This is an optimization exercise on Yosys and OpenROAD, whose aim is a short achievable clock period and few clock cycles, not a production implementation. Only simulation tests tie the RTL to the original design; equivalence was not proved. Power figures rest on the tool's default switching activity, not on a simulated workload.

===== constraint.sdc =====
create_clock -name core_clock -period 10.0 [get_ports {clk}]
set_input_delay 2.0000 -clock core_clock [delete_from_list [all_inputs] [get_ports {clk}]]
set_output_delay 2.0000 -clock core_clock [all_outputs]
set_load 0.01 [all_outputs]

===== config.mk =====
export PLATFORM = sky130hd
export DESIGN_NAME = Core
export DESIGN_NICKNAME = Core
export VERILOG_FILES = /design/flow/design.v
export SDC_FILE = /design/flow/constraint.sdc
export NUM_CORES = 4
export LEC_CHECK = 0
export CAP_MARGIN = 20
export CORE_MARGIN = 2
export CORE_UTILIZATION = 40
export SLEW_MARGIN = 20

===== run.sh =====
#!/bin/bash
# synth_recipe.tcl (not shown) runs the flow's synth.tcl, then flattens the netlist and writes it again
# the make line also repeats each setting of config.mk as NAME=value (left out here)
make -C /OpenROAD-flow-scripts/flow DESIGN_CONFIG=/design/flow/config.mk WORK_HOME=/design/flow/orfs CLKGATE_MAP_FILE= SYNTH_SCRIPT=/design/flow/synth_recipe.tcl finish

===== design.v =====
module  mux2to1(din_0,din_1, sel,mux_out);
input [31:0]din_0, din_1;
input sel ;
output [31:0]mux_out;
assign mux_out = (sel) ? din_1 : din_0;
endmodule  
module register
#(parameter width=32)
(
	input [width-1:0] in,
	output reg [width-1:0] out,
	input clk, reset
);
always@(posedge clk)
begin
	if(reset)
		out <= 0;
	else
		out <= in;
end
endmodule
module register_stall
#(parameter width=32)
(
	input stall,
	input [width-1:0] in,
	output reg [width-1:0] out,
	input clk, reset
);
always@(posedge clk)
begin
	if(reset)
		out <= 0;
	else if(!stall)
		out <= in;
end
endmodule
module Program_Counter(stall, pc_in, pc_reset, clk, pc_out);
input stall;
input wire [31:0]pc_in;
input wire pc_reset, clk;
output reg [31:0]pc_out;
always @(posedge clk)
begin
	if (pc_reset)
		begin
			pc_out <= 32'h00000000;
		end
	else if(!stall)
		begin
			pc_out <= pc_in;
		end		
end
endmodule
module REG_FILE
  (input clk,
   input reset,
   input write,
   input [4:0] wrAddr,
   input [31:0] wrData,
   input [4:0] rdAddrA,
   output[31:0] rdDataA,
   input [4:0] rdAddrB,
   output[31:0] rdDataB);
   reg [31:0] 	 regfile [0:31] ;
	integer i;
   assign rdDataA = regfile[rdAddrA];
   assign rdDataB = regfile[rdAddrB];
   always @(posedge clk) begin 
		if(reset)
			for(i = 0; i < 32; i = i+1)
				regfile[i] <= 0;
		else if (write && wrAddr != 0) regfile[wrAddr] <= wrData;
   end 
endmodule
module IMM_gen(instruction,immsel, imm);
input [31:0]instruction;
input [2:0]immsel;
output reg[31:0]imm;
always @(*)
  begin
    case (immsel)
      3'b000: imm = {{20{instruction[31]}},instruction[31:20]};
      3'b001: imm = {{20{instruction[31]}},instruction[31:25],instruction[11:7]};
      3'b010: imm = {{20{instruction[31]}},instruction[31],instruction[7],instruction[30:25],instruction[11:8]};
      3'b011: imm = {{12{instruction[31]}},instruction[31], instruction[19:12],instruction[20],instruction[30:21]};
		3'b100: imm = {{instruction[31:12]},12'b000000000000};
		default: imm = 0;
    endcase
  end
endmodule
module forwarding_br
(rs1id,rs2id, rdmem, rdwb, wbmem, wbwb, fa, fb);
input [4:0] rs1id,rs2id,rdmem, rdwb;
input wbmem, wbwb;
output reg[1:0] fa,fb;
always@(*)
begin
	if(wbmem && rdmem != 0 && rdmem == rs1id)
		fa = 1;
	else if (wbwb && rdwb != 0 && rdwb == rs1id)
		fa = 2;
	else
		fa = 0;
	if(wbmem && rdmem != 0 && rdmem == rs2id)
		fb = 1;
	else if (wbwb && rdwb != 0 && rdwb == rs2id)
		fb = 2;
	else
		fb = 0;
end
endmodule
module stall_line
(clk, inst,lu_ie, lu_imem, wb_ie, wb_imem, rd_ie, rd_imem, rs1_id, rs2_id, br_stall);
input clk;
input wb_ie, wb_imem, lu_ie, lu_imem;
input inst;
input [4:0] rd_ie, rd_imem, rs1_id, rs2_id;
output reg br_stall;
wire stall_condition_ie, stall_condition_imem;
assign stall_condition_ie = wb_ie && rd_ie != 0 && ((rd_ie == rs1_id) || (rd_ie == rs2_id));
assign stall_condition_imem = wb_imem && rd_imem != 0 && ((rd_imem == rs1_id) || (rd_imem == rs2_id));
always@(*)
begin
		br_stall = ( ((inst | lu_ie) & stall_condition_ie) | ((inst & lu_imem) & stall_condition_imem) ) ;
end
endmodule
module pcALU(A,B,pcalu, Bsel_br);
input[31:0] A,B;
input Bsel_br;
output [31:0] pcalu;
reg [31:0] alu;
always@(*)
begin
if(Bsel_br)
	begin
		alu = $signed(A) + $signed(B);
	end
	else
	begin
		alu = $signed(A) + $signed(B<<1);
	end
end
assign pcalu = alu;
endmodule
module ALU
(A,B,ALUsel,result);
input [31:0]A,B;
input[4:0]ALUsel;
output [31:0] result;
reg[31:0]ALUout;
assign result = ALUout;
always@(*)
begin
	case (ALUsel)
		5'b00000:ALUout = A+B; 
		5'b00001:ALUout = A<<B[4:0]; 
		5'b00010:ALUout = ($signed(A)<$signed(B)); 
		5'b00011:ALUout = (A<B); 
		5'b00100:ALUout = A^B; 
		5'b00101:ALUout = A>>B[4:0]; 
		5'b00110:ALUout = A|B; 
		5'b00111:ALUout = A&B; 
		5'b01000:ALUout = A-B; 
		5'b01101:ALUout = $signed(A)>>>B[4:0]; 
		5'b01111:ALUout = B; 
		default: ALUout = 0;
	endcase	
end
endmodule
module core2avl
#(parameter DATA_WIDTH=32, parameter ADDR_WIDTH=32)
(
		input clk,
		input reset,
		input [2:0] mode,
		input [ADDR_WIDTH-1:0] addr,
		input [DATA_WIDTH-1:0] data2write,
		output [DATA_WIDTH-1:0] data2read,
		input [1:0] rw,
		output stall,
		input [DATA_WIDTH-1:0] readdata, 
		input waitrequest, 
		output [ADDR_WIDTH-1:0] address, 
		output reg[DATA_WIDTH-1:0] writedata, 
		output [3:0] byteenable, 
		output read, 
		output write
);
	wire [1:0] byt;
	wire [(ADDR_WIDTH-1):0] base;
	reg [3:0] be;
	reg [DATA_WIDTH-1:0] q;
	reg [DATA_WIDTH-1:0] q1;
	reg [2:0] mode_iwb;
	reg [3:0] be_iwb;
	always@(posedge clk)
	begin
		mode_iwb<=mode;
		be_iwb<=be;
	end
	assign base = addr >> 2;
	assign byt = (base==0)?addr:addr - (2<<base);
	assign read = rw[1];
	assign write = rw[0];
	assign stall = waitrequest & ~reset;
	assign address = addr;
	always@(*)
	begin
		case(byt)
			0:writedata = data2write;
			1:writedata = data2write<<8;
			2:writedata = data2write<<16;
			3:writedata = data2write<<24;
		endcase
	end
	assign data2read = q;
	assign byteenable = be;
	always@(*)
	begin
		if(!mode[0] & !mode[1])
			case(byt)
			0:be = 4'b0001;
			1:be = 4'b0010;
			2:be = 4'b0100;
			3:be = 4'b1000;
			endcase
		else if(mode[0] & !mode[1])
			case(byt)
			0:be = 4'b0011;
			1:be = 4'b0110;
			2:be = 4'b1100;
			3:be = 4'b0000;
			endcase
		else if(mode[1] & !mode[0])
			be = 4'b1111;
		else
			be = 4'b0000;		
	end
	always@(*)
	begin
		case(be_iwb)
			4'b0001: q1 = {{24{1'b0}},readdata[7:0]};
			4'b0010: q1 = {{24{1'b0}},readdata[15:8]};
			4'b0100: q1 = {{24{1'b0}},readdata[23:16]};
			4'b1000: q1 = {{24{1'b0}},readdata[31:24]};
			4'b0011: q1 = {{16{1'b0}},readdata[15:0]};
			4'b0110: q1 = {{16{1'b0}},readdata[23:8]};
			4'b1100: q1 = {{16{1'b0}},readdata[31:16]};
			4'b1111: q1 = readdata;
			default: q1 = 32'h00000000;
		endcase
	end
	always@(*)
	begin
				case(mode_iwb)
				3'b000: q = {{24{q1[7]}},q1[7:0]}; 
				3'b001: q = {{16{q1[15]}},q1[15:0]}; 
				3'b010: q = q1; 
				3'b100: q = {{24{1'b0}},q1[7:0]}; 
				3'b101: q = {{16{1'b0}},q1[15:0]}; 
				default: q = 0;
				endcase
	end
endmodule
module Branch_comp(A,B,BrUn, BrLT, BrEq);
input [31:0]A,B;
input BrUn;
output reg BrLT, BrEq;
always@(*)
begin
	BrLT = BrUn?A<B:$signed(A)<$signed(B);
	BrEq = BrUn?A==B:$signed(A)==$signed(B);
end
endmodule
module Control_Path(instruction,BrEq, BrLt,BrUn,PCSel, Immsel, RegWEn, Asel,Bsel, Asel_br,Bsel_br, ALUSel, MemRW, WBsel, flush_ID,br_true);
input BrEq,BrLt;
input [31:0] instruction;
output reg BrUn,PCSel,RegWEn, Asel,Bsel, Asel_br,Bsel_br, flush_ID,br_true;
output reg [1:0]MemRW;
output reg [4:0]ALUSel;
output reg [1:0]WBsel;
output reg [2:0]Immsel;
wire [6:0]inst;
assign inst = {instruction[6:0]};
always@(*)
begin
	case(inst)
		7'b0000011: 
					begin
						br_true = 0;
						flush_ID = 0;
						BrUn = 1'b0;
						PCSel = 1'b0;
						Immsel = 3'b000;
						RegWEn = 1'b1;
						Asel = 1'b0;
						Bsel = 1'b1;
						Asel_br = 1'b0;
						Bsel_br = 1'b0;
						ALUSel = 5'b00000;
						MemRW = 2'b10;
						WBsel = 2'b10;
						end
		7'b0010011: 
					begin
						br_true = 0;
						flush_ID = 0;
						BrUn = 1'b0;
						PCSel = 1'b0;
						Immsel = 3'b000;
						RegWEn = 1'b1;
						Asel = 1'b0;
						Bsel = 1'b1;
						Asel_br = 1'b0;
						Bsel_br = 1'b0;
						case(instruction[14:12])
							3'b000: ALUSel = 5'b00000; 
							3'b001: ALUSel = 5'b00001; 
							3'b010: ALUSel = 5'b00010; 
							3'b011: ALUSel = 5'b00011; 
							3'b100: ALUSel = 5'b00100; 
							3'b101: 
									begin
										if(instruction[30])
											ALUSel = 5'b01101; 
										else
											ALUSel = 5'b00101; 
									end
							3'b110: ALUSel = 5'b00110; 
							3'b111: ALUSel = 5'b00111; 
							default: ALUSel = 5'b00000;
						endcase
						MemRW = 2'b00;
						WBsel = 2'b00;
					end
		7'b1100111: 
					begin
						br_true = 1;
						flush_ID = 1;
						BrUn = 1'b0;
						PCSel = 1'b1;
						Immsel = 3'b000;
						RegWEn = 1'b1;
						Asel = 1'b0;
						Bsel = 1'b1;
						Asel_br = 1'b1; 
						Bsel_br = 1'b1; 
						ALUSel = 5'b00000;
						MemRW = 2'b00;
						WBsel = 2'b01;
					end
		7'b0100011: 
					begin
						br_true = 0;
						flush_ID = 0;
						BrUn = 1'b0;
						PCSel = 1'b0;
						Immsel = 3'b001;
						RegWEn = 1'b0;
						Asel = 1'b0;
						Bsel = 1'b1;
						Asel_br = 1'b0;
						Bsel_br = 1'b0;
						ALUSel = 5'b00000;
						MemRW = 2'b01;
						WBsel = 2'b00;
					end
		7'b0110011: 
					begin
						br_true = 0;
						flush_ID = 0;
						BrUn = 1'b0;
						PCSel = 1'b0;
						Immsel = 3'b000;
						RegWEn = 1'b1;
						Asel = 1'b0;
						Bsel = 1'b0;
						Asel_br = 1'b0;
						Bsel_br = 1'b0;
						case(instruction[14:12])
							3'b000:
									begin
										if(instruction[30])
											ALUSel = 5'b01000;  
										else
											ALUSel = 5'b00000;  
									end
							3'b001: ALUSel = 5'b00001; 
							3'b010: ALUSel = 5'b00010; 
							3'b011: ALUSel = 5'b00011; 
							3'b100: ALUSel = 5'b00100; 
							3'b101: 
									begin
										if(instruction[30])
											ALUSel = 5'b01101; 
										else
											ALUSel = 5'b00101; 
									end
							3'b110: ALUSel = 5'b00110; 
							3'b111: ALUSel = 5'b00111; 
							default: ALUSel = 5'b00000;
						endcase
						MemRW = 2'b00;
						WBsel = 2'b00;
					end
		7'b1100011: 
					begin
						br_true = 1;
						case(instruction[14:12])
							3'b000: 
									begin
										BrUn = 1'b1;
										PCSel = BrEq;
									end
							3'b001: 
									begin
										BrUn = 1'b1;
										PCSel = ~BrEq;
									end
							3'b100: 
									begin
										BrUn = 1'b0;
										PCSel = BrLt;
									end
							3'b101: 
									begin
										BrUn = 1'b0;
										PCSel = ~BrLt;
									end
							3'b110: 
									begin
										BrUn = 1'b1;
										PCSel = BrLt;	
									end
							3'b111: 
									begin
										BrUn = 1'b1;
										PCSel = ~BrLt;
									end
							default:
									begin
										BrUn = 1'b1;
										PCSel = BrEq;
									end
						endcase
						flush_ID = PCSel;
						Immsel = 3'b010;
						RegWEn = 1'b0;
						Asel = 1'b0;
						Bsel = 1'b1;
						Asel_br = 1'b0; 
						Bsel_br = 1'b0; 
						ALUSel = 5'b00000;
						MemRW = 2'b00;
						WBsel = 2'b00;
					end
		7'b1101111: 
					begin	
						br_true = 0;
						flush_ID = 1;
						BrUn = 1'b0;
						PCSel = 1'b1;
						Immsel = 3'b011;
						RegWEn = 1'b1;
						Asel = 1'b0;
						Bsel = 1'b1;
						Asel_br = 1'b0; 
						Bsel_br = 1'b0; 
						ALUSel = 5'b00000;
						MemRW = 2'b00;
						WBsel = 2'b01;
					end
		7'b0010111: 
					begin	
						br_true = 0;
						flush_ID = 0;
						BrUn = 1'b0;
						PCSel = 1'b0;
						Immsel = 3'b100;
						RegWEn = 1'b1;
						Asel = 1'b1;
						Bsel = 1'b1;
						Asel_br = 1'b0;
						Bsel_br = 1'b0;
						ALUSel = 5'b00000;
						MemRW = 2'b00;
						WBsel = 2'b00;
					end
		7'b0110111: 
					begin	
						br_true = 0;
						flush_ID = 0;
						BrUn = 1'b0;
						PCSel = 1'b0;
						Immsel = 3'b100;
						RegWEn = 1'b1;
						Asel = 1'b0;
						Bsel = 1'b1;
						Asel_br = 1'b0;
						Bsel_br = 1'b0;
						ALUSel = 5'b01111;
						MemRW = 2'b00;
						WBsel = 2'b00;
					end
		default: 
					begin
						br_true = 0;
						flush_ID = 0;
						BrUn = 1'b0;
						PCSel = 1'b0;
						Immsel = 1'b0;
						RegWEn = 1'b0;
						Asel = 1'b0;
						Bsel = 1'b0;
						Asel_br = 1'b0; 
						Bsel_br = 1'b0; 
						ALUSel = 5'b00000;
						MemRW = 2'b00;
						WBsel = 2'b00;
					end
	endcase
end
endmodule
module Core
(
	clk,
	reset,
	inst_addr, 
	inst_data, 
	inst_stall, 
	avl_address, 
	avl_byteenable, 
	avl_read, 
	avl_readdata, 
	avl_waitrequest, 
	avl_write, 
	avl_writedata
);
input clk;
input reset;
input [31:0] inst_data;
output [31:0] inst_addr;
output inst_stall; 
input [31:0] avl_readdata;
input avl_waitrequest;
output [31:0] avl_address;
output [31:0] avl_writedata;
output [3:0] avl_byteenable;
output avl_read;
output avl_write;
wire [31:0] pc_in;
wire [31:0]pc_out;
wire pc_sel;
wire [31:0]instruction;
wire RegWEn;
wire [31:0] rd;
wire [31:0]rs1;
wire [31:0]rs2;
reg [31:0]rs1_br,rs2_br, fa_out,fb_out;
wire [1:0]fa_br,fb_br;
wire [1:0]fa_mem,fb_mem;
wire [31:0]A,B,imm,A_out;
wire [2:0]immsel;
wire Asel,Asel_br,Bsel_br,Bsel;
wire [4:0]ALUsel;
wire [31:0]aluout, pcAlu;
wire [1:0]wbSel;
wire [1:0]memWrite;
wire [31:0]dmout;
wire BrUn, BrEq, BrLT, flushid;		
wire c_sel,id_stall,pc_stall;
wire [31:0]instruction_pipe_id;
wire [31:0]pc_out_pipe_id;
wire [2:0]wbsel_pipe_iwb;
wire [31:0]dmout_pipe_iwb,  aluout_pipe_iwb, pc_out_pipe_iwb;
wire [4:0] rdadd_pipe_iwb;
wire [1:0]memWrite_pipe_ie;
wire [2:0]wbsel_pipe_ie;
wire [6:0] aluop_pipe_ie;
wire [31:0] pc_out_pipe_ie, rs1_pipe_ie, rs2_pipe_ie, imm_pipe_ie;
wire [4:0] rdadd_pipe_ie,rs1add_pipe_ie,rs2add_pipe_ie;
wire [1:0]memWrite_pipe_imem;
wire [2:0]wbsel_pipe_imem;
wire [31:0]rs2_pipe_imem,  aluout_pipe_imem,pc_out_pipe_imem;
wire [4:0] rdadd_pipe_imem;
wire [31:0]adm;
wire [2:0]mode_ie, mode_imem;
wire[31:0] pc_out_sync;
wire [31:0]inst_addr_mid;
wire reset_id;
wire clk1;
wire stall_core;
wire reset_ie;
wire br_true;
wire br_stall;
assign clk1 = clk;
mux2to1 mux2to1_inst
(
	.din_0(pc_out+4) ,	 
	.din_1(pcAlu +4) ,	 
	.sel(pc_sel) ,	 
	.mux_out(pc_in) 	 
);
Program_Counter pc(
	.stall(br_stall),
	.pc_in(pc_in) ,	 
	.pc_reset(reset) ,	 
	.clk(clk1) ,	 
	.pc_out(pc_out) 	 
);
assign pc_out_sync = (pc_sel)?pcAlu: pc_out;
assign inst_addr = (pc_sel)?pcAlu >>2: pc_out >>2;
assign instruction = inst_data;
assign reset_id = (~br_stall & flushid) | reset;
assign inst_stall = br_stall;
register_stall #(.width(32)) regID_pc
(
	.stall(br_stall),
	.in(pc_out_sync) ,	 
	.out(pc_out_pipe_id) ,	 
	.clk(clk1) ,	 
	.reset(reset) 	 
);
assign instruction_pipe_id = instruction;
REG_FILE regfile
(
	.clk(clk1) ,	 
	.reset(reset) ,	 
	.write(wbsel_pipe_iwb[0]) ,	 
	.wrAddr(rdadd_pipe_iwb) ,	 
	.wrData(rd) ,	 
	.rdAddrA(instruction_pipe_id[19:15]) ,	 
	.rdDataA(rs1) ,	 
	.rdAddrB(instruction_pipe_id[24:20]) ,	 
	.rdDataB(rs2) 	 
);
IMM_gen IMM_gen_inst
(
	.instruction(instruction_pipe_id) ,	 
	.immsel(immsel) ,	 
	.imm(imm) 	 
);
assign reset_ie = br_stall | reset;
register #(.width(3)) regIE_wb
(
	.in({wbSel,RegWEn}) ,	 
	.out(wbsel_pipe_ie) ,	 
	.clk(clk1) ,	 
	.reset(reset_ie) 	 
);
register #(.width(2)) regIE_m
(
	.in(memWrite) ,	 
	.out(memWrite_pipe_ie) ,	 
	.clk(clk1) ,	 
	.reset(reset_ie) 	 
);
register #(.width(7)) regIE_ex
(
	.in({Asel,Bsel,ALUsel}) ,	 
	.out(aluop_pipe_ie) ,	 
	.clk(clk1) ,	 
	.reset(reset_ie) 	 
);
register #(.width(32)) regIE_pc
(
	.in(pc_out_pipe_id) ,	 
	.out(pc_out_pipe_ie) ,	 
	.clk(clk1) ,	 
	.reset(reset) 	 
);
register #(.width(32)) regIE_rs1
(
	.in(rs1_br) ,	 
	.out(rs1_pipe_ie) ,	 
	.clk(clk1) ,	 
	.reset(reset) 	 
);
register #(.width(32)) regIE_rs2
(
	.in(rs2_br) ,	 
	.out(rs2_pipe_ie) ,	 
	.clk(clk1) ,	 
	.reset(reset) 	 
);
register #(.width(32)) regIE_imm
(
	.in(imm) ,	 
	.out(imm_pipe_ie) ,	 
	.clk(clk1) ,	 
	.reset(reset) 	 
);
register #(.width(5)) regIE_rd
(
	.in(instruction_pipe_id[11:7]) ,	 
	.out(rdadd_pipe_ie) ,	 
	.clk(clk1) ,	 
	.reset(reset) 	 
);
register #(.width(5)) regIE_rs1add
(
	.in(instruction_pipe_id[19:15]) ,	 
	.out(rs1add_pipe_ie) ,	 
	.clk(clk1) ,	 
	.reset(reset) 	 
);
register #(.width(5)) regIE_rs2add
(
	.in(instruction_pipe_id[24:20]) ,	 
	.out(rs2add_pipe_ie) ,	 
	.clk(clk1) ,	 
	.reset(reset) 	 
);
register #(.width(3)) regIE_mode
(
	.in(instruction_pipe_id[14:12]) ,	 
	.out(mode_ie) ,	 
	.clk(clk1) ,	 
	.reset(reset) 	 
);
forwarding_br forwarding_br_inst
(
	.rs1id(instruction_pipe_id[19:15]) ,	 
	.rs2id(instruction_pipe_id[24:20]) ,	 
	.rdmem(rdadd_pipe_imem),
	.rdwb(rdadd_pipe_iwb) ,	 
	.wbmem(wbsel_pipe_imem[0]),
	.wbwb(wbsel_pipe_iwb[0]) ,	 
	.fa(fa_br) ,	 
	.fb(fb_br) 	 
);
always@(*)
begin
	case(fa_br)
		0:rs1_br = rs1;
		1:rs1_br = (!wbsel_pipe_imem[2] & wbsel_pipe_imem[1])?pc_out_pipe_imem: aluout_pipe_imem;
		2:rs1_br = rd;
		default:rs1_br =  0;
	endcase
	case(fb_br)
		0:rs2_br = rs2;
		1:rs2_br = (!wbsel_pipe_imem[2] & wbsel_pipe_imem[1])?pc_out_pipe_imem: aluout_pipe_imem;
		2:rs2_br = rd;
		default:rs2_br =  0;
	endcase
end
forwarding_br forwarding_br_inst_1
(
	.rs1id(rs1add_pipe_ie) ,	 
	.rs2id(rs2add_pipe_ie) ,	 
	.rdmem(rdadd_pipe_imem),
	.rdwb(rdadd_pipe_iwb) ,	 
	.wbmem(wbsel_pipe_imem[0]),
	.wbwb(wbsel_pipe_iwb[0]) ,	 
	.fa(fa_mem) ,	 
	.fb(fb_mem) 	 
);
always@(*)
begin
	case(fa_mem)
		0:fa_out = rs1_pipe_ie;
		1:fa_out = (!wbsel_pipe_imem[2] & wbsel_pipe_imem[1])?pc_out_pipe_imem: aluout_pipe_imem;
		2:fa_out = rd;
		default:fa_out =  0;
	endcase
	case(fb_mem)
		0:fb_out = rs2_pipe_ie;
		1:fb_out = (!wbsel_pipe_imem[2] & wbsel_pipe_imem[1])?pc_out_pipe_imem: aluout_pipe_imem;
		2:fb_out = rd;
		default:fb_out =  0;
	endcase
end
stall_line stall_line_inst
(
	.clk(clk1),
	.inst(br_true),
	.lu_ie(memWrite_pipe_ie[1]),
	.lu_imem(memWrite_pipe_imem[1]),
	.wb_ie(wbsel_pipe_ie[0]) ,	 
	.wb_imem(wbsel_pipe_imem[0]) ,	 
	.rd_ie(rdadd_pipe_ie) ,	 
	.rd_imem(rdadd_pipe_imem) ,	 
	.rs1_id(instruction_pipe_id[19:15]) ,	 
	.rs2_id(instruction_pipe_id[24:20]) ,	 
	.br_stall(br_stall) 	 
);
mux2to1 mux2to1_inst1
(
	.din_0(pc_out_pipe_id) ,	 
	.din_1(rs1_br) ,	 
	.sel(Asel_br) ,	 
	.mux_out(A_out) 	 
);
pcALU pcALU_inst
(
	.A(A_out) ,	 
	.B(imm) ,	 
	.pcalu(pcAlu), 	 
	.Bsel_br(Bsel_br)
);
mux2to1 mux2to1_inst8
(
	.din_0(fa_out) ,	 
	.din_1(pc_out_pipe_ie) ,	 
	.sel(aluop_pipe_ie[6]) ,	 
	.mux_out(A) 	 
);
mux2to1 mux2to1_inst2
(
	.din_0(fb_out) ,	 
	.din_1(imm_pipe_ie) ,	 
	.sel(aluop_pipe_ie[5]) ,	 
	.mux_out(B) 	 
);
ALU alu
(
	.A(A) ,	 
	.B(B) ,	 
	.ALUsel(aluop_pipe_ie[4:0]) ,	 
	.result(aluout)	 
);
register #(.width(32)) regIMEM_rs2
(
	.in(fb_out) ,	 
	.out(rs2_pipe_imem) ,	 
	.clk(clk1) ,	 
	.reset(reset) 	 
);
register #(.width(32)) regIMEM_aluout
(
	.in(aluout) ,	 
	.out(aluout_pipe_imem) ,	 
	.clk(clk1) ,	 
	.reset(reset) 	 
);
register #(.width(3)) regIMEM_wb
(
	.in(wbsel_pipe_ie) ,	 
	.out(wbsel_pipe_imem) ,	 
	.clk(clk1) ,	 
	.reset(reset) 	 
);
register #(.width(5)) regIMEM_rd
(
	.in(rdadd_pipe_ie) ,	 
	.out(rdadd_pipe_imem) ,	 
	.clk(clk1) ,	 
	.reset(reset) 	 
);
register #(.width(2)) regIMEM_m
(
	.in(memWrite_pipe_ie) ,	 
	.out(memWrite_pipe_imem) ,	 
	.clk(clk1) ,	 
	.reset(reset) 	 
);
register #(.width(32)) regIMEM_pc
(
	.in(pc_out_pipe_ie + 4) ,	 
	.out(pc_out_pipe_imem) ,	 
	.clk(clk1) ,	 
	.reset(reset) 	 
);
register #(.width(3)) regIMEM_mode
(
	.in(mode_ie) ,	 
	.out(mode_imem) ,	 
	.clk(clk1) ,	 
	.reset(reset) 	 
);
core2avl core2avl_inst
(
	.clk(clk1),
	.reset(reset),
	.mode(mode_imem) ,	 
	.addr(aluout_pipe_imem) ,	 
	.data2write(rs2_pipe_imem) ,	 
	.data2read(dmout) ,	 
	.rw(memWrite_pipe_imem) ,	 
	.stall(stall_core) ,	 
	.readdata(avl_readdata) ,	 
	.waitrequest(avl_waitrequest) ,	 
	.address(avl_address) ,	 
	.writedata(avl_writedata) ,	 
	.byteenable(avl_byteenable) ,	 
	.read(avl_read) ,	 
	.write(avl_write) 	 
);
defparam core2avl_inst.DATA_WIDTH = 32;
defparam core2avl_inst.ADDR_WIDTH = 32;
register #(.width(3)) regIWB_wb
(
	.in(wbsel_pipe_imem) ,	 
	.out(wbsel_pipe_iwb) ,	 
	.clk(clk1) ,	 
	.reset(reset) 	 
);
register #(.width(32)) regIWB_aluout
(
	.in(aluout_pipe_imem) ,	 
	.out(aluout_pipe_iwb) ,	 
	.clk(clk1) ,	 
	.reset(reset) 	 
);
register #(.width(5)) regIWB_rd
(
	.in(rdadd_pipe_imem) ,	 
	.out(rdadd_pipe_iwb) ,	 
	.clk(clk1) ,	 
	.reset(reset) 	 
);
register #(.width(32)) regIWB_pc
(
	.in(pc_out_pipe_imem) ,	 
	.out(pc_out_pipe_iwb) ,	 
	.clk(clk1) ,	 
	.reset(reset) 	 
);
assign dmout_pipe_iwb = dmout;
mux2to1 mux2to1_inst3
(
	.din_0(aluout_pipe_iwb) ,	 
	.din_1(dmout_pipe_iwb) ,	 
	.sel(wbsel_pipe_iwb[2]) ,	 
	.mux_out(adm) 	 
);
mux2to1 mux2to1_inst4
(
	.din_0(adm) ,	 
	.din_1(pc_out_pipe_iwb) ,	 
	.sel(wbsel_pipe_iwb[1]) ,	 
	.mux_out(rd) 	 
);
Branch_comp branch
(
	.A(rs1_br) ,	 
	.B(rs2_br) ,	 
	.BrUn(BrUn) ,	 
	.BrLT(BrLT) ,	 
	.BrEq(BrEq) 	 
);
Control_Path Control
(
	.instruction(instruction_pipe_id) ,	 
	.BrEq(BrEq) ,	 
	.BrLt(BrLT) ,	 
	.BrUn(BrUn),
	.PCSel(pc_sel) ,	 
	.Immsel(immsel) ,	 
	.RegWEn(RegWEn) ,	 
	.Asel(Asel),
	.Bsel(Bsel) ,	 
	.Asel_br(Asel_br) ,	 
	.Bsel_br(Bsel_br),
	.ALUSel(ALUsel) ,	 
	.MemRW(memWrite) ,	 
	.WBsel(wbSel), 	 
	.flush_ID(flushid),
	.br_true(br_true)
);
endmodule

==> flow_summary.ini <==
[timing]
clock_skew_ps = 60.4
hold_viol = 0
setup_viol = 0
min_period_over_period = 0.986
fmax_mhz = 101
min_period_ps = 9860
layout_setup_ws_ps = 136

[clock_tree]
cts_tree = built
clk_pin_slew_ps = 60
hold_buffers = 0
post-cts-setup-buffers = 2
clock_latency_ps = 870

[drt]
dr_wl_met2_um = 169000
totalWireLength_um = 364000
num_vias = 70500
routedWlPerCell_um = 32.9

[cells_and_area]
layoutNonFillerInstCount = 11100
inverters = 163
nClkBuffers = 211
mostFrequentLayoutCell = nor2_1
diodes = 4
drive_gt1_frac = 0.243
buffer_area_frac = 0.0856
multi_input_cells = 5382
largest_reg_flops = 1024
max_flop_register = regfile.regfile

[global_route]
grt_max_degree = 168
antenna_found_initial = 21
grt_pass1_vias = 69000
grt_busiest_layer = met2
grt_pass1_wl_um = 507000

[power_and_ir_drop]
p_leak_nw = 37.2
p_int_mw = 11.3
ir_drop_v = 0.000204
pwr-share-clk = 0.378

[place]
hpwl_um = 250000
gp_congestion = 1.02

[flow_run]
maxCapViolations = 0

[worst_setup_path]
crit_end = inst_addr[2]
r2r-start = core2avl_inst.be_iwb[3]
critPathRequiredTime_ps = 8000

[min_path]
min_delay_worst_endpoint = core2avl_inst.mode_iwb[2]

[run_status]
status = timing/DRC/antenna clean

[yosys]
ys.flop_type = edfxtp_1
synth_cell_types = 103
synth_compound_area_frac = 0.108
synth_top_family_by_area = multiplexers
syn_area_um2 = 85300
yosys.area_share.xor_xnor = 0.0172

[floorplanning]
design.die.area_um2 = 217000
die_y_um = 466
start_util = 0.402
Testbench counts, summed over its fixed seeds: cycles 29,547.
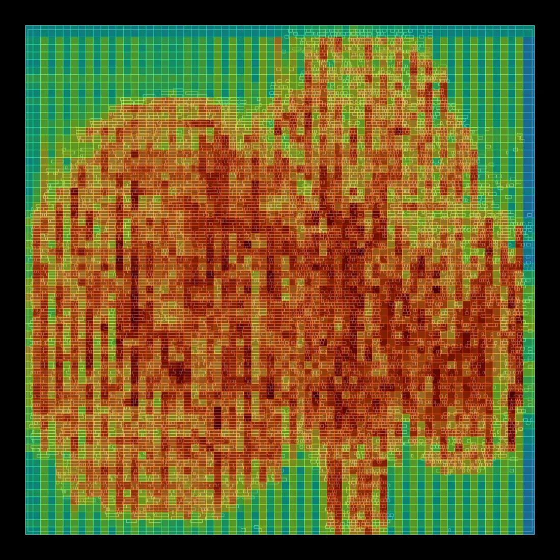
Figure 1: routing congestion.
GR Util met2: 0.524
GRT Util Overall: 0.328
met1 Track Usage GR: 0.393

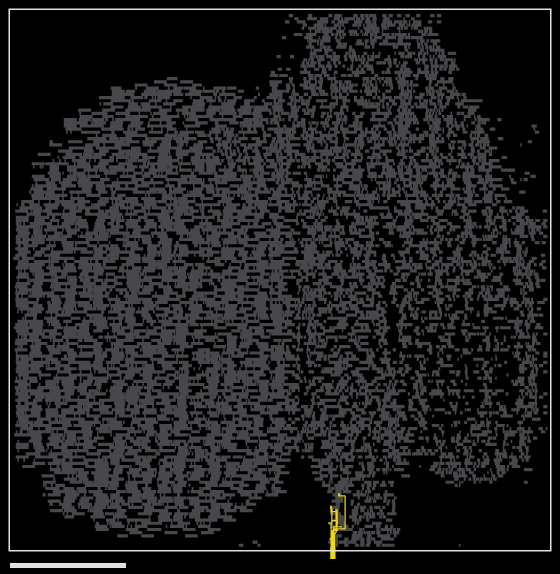
Figure 2: wires at chosen ports, followed through buffers.
Scale bar: 100 um.
[yellow] avl_byteenable | bits: 4 | direction: output | end cells: 4 | buffers: 4 | wire: 193 um
Ports: 170
Port Buffers: 166

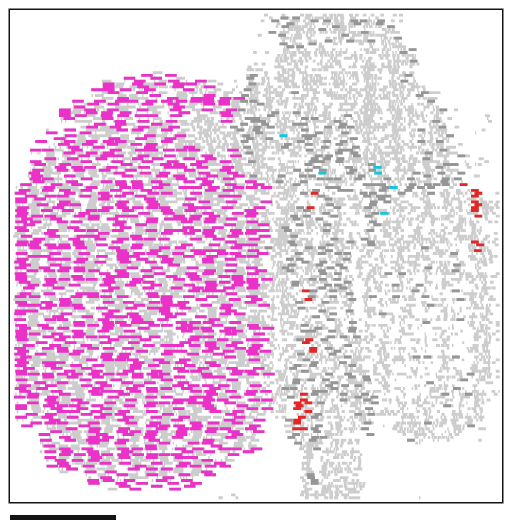
Figure 3: register map, names as in the netlist.
Scale bar: 100 um.
[red] regIMEM_rs2.out | placed flops: 32
[magenta] regfile.regfile | placed flops: 1024
[cyan] regIE_ex.out | placed flops: 6
not colored: 371
final core occ: 0.475
Seq/total area: 0.387
Register Area: 38900 um2

re-timing with driven ports:
No port has a modelled driver above. Below, the same layout with a new extraction and two added sets of constraints. Step 1, drivers: a clkbuf_16 drives clk and a buf_2 each remaining input, both assumed. Step 2, shift: input delay + t, output delay - t, t = (earliest + latest rising clock arrival at the registers) / 2. This alone moves slack from input paths to output paths. a / b / c = no drivers / after step 1 / after step 2; a / b = the first two.
t, ns: 0.921
setup WS [ns]: 0.136 / 0.051 / 0.051
hold slack, ns: 0.330 / 0.330 / 0.330
worst setup path at the end: input to output
cell pins on the clock port's net: 1
After both steps setup and hold are still met in this run. For this run, drivers alone change the setup slack by -0.085 ns; drivers and shift together by -0.085 ns.
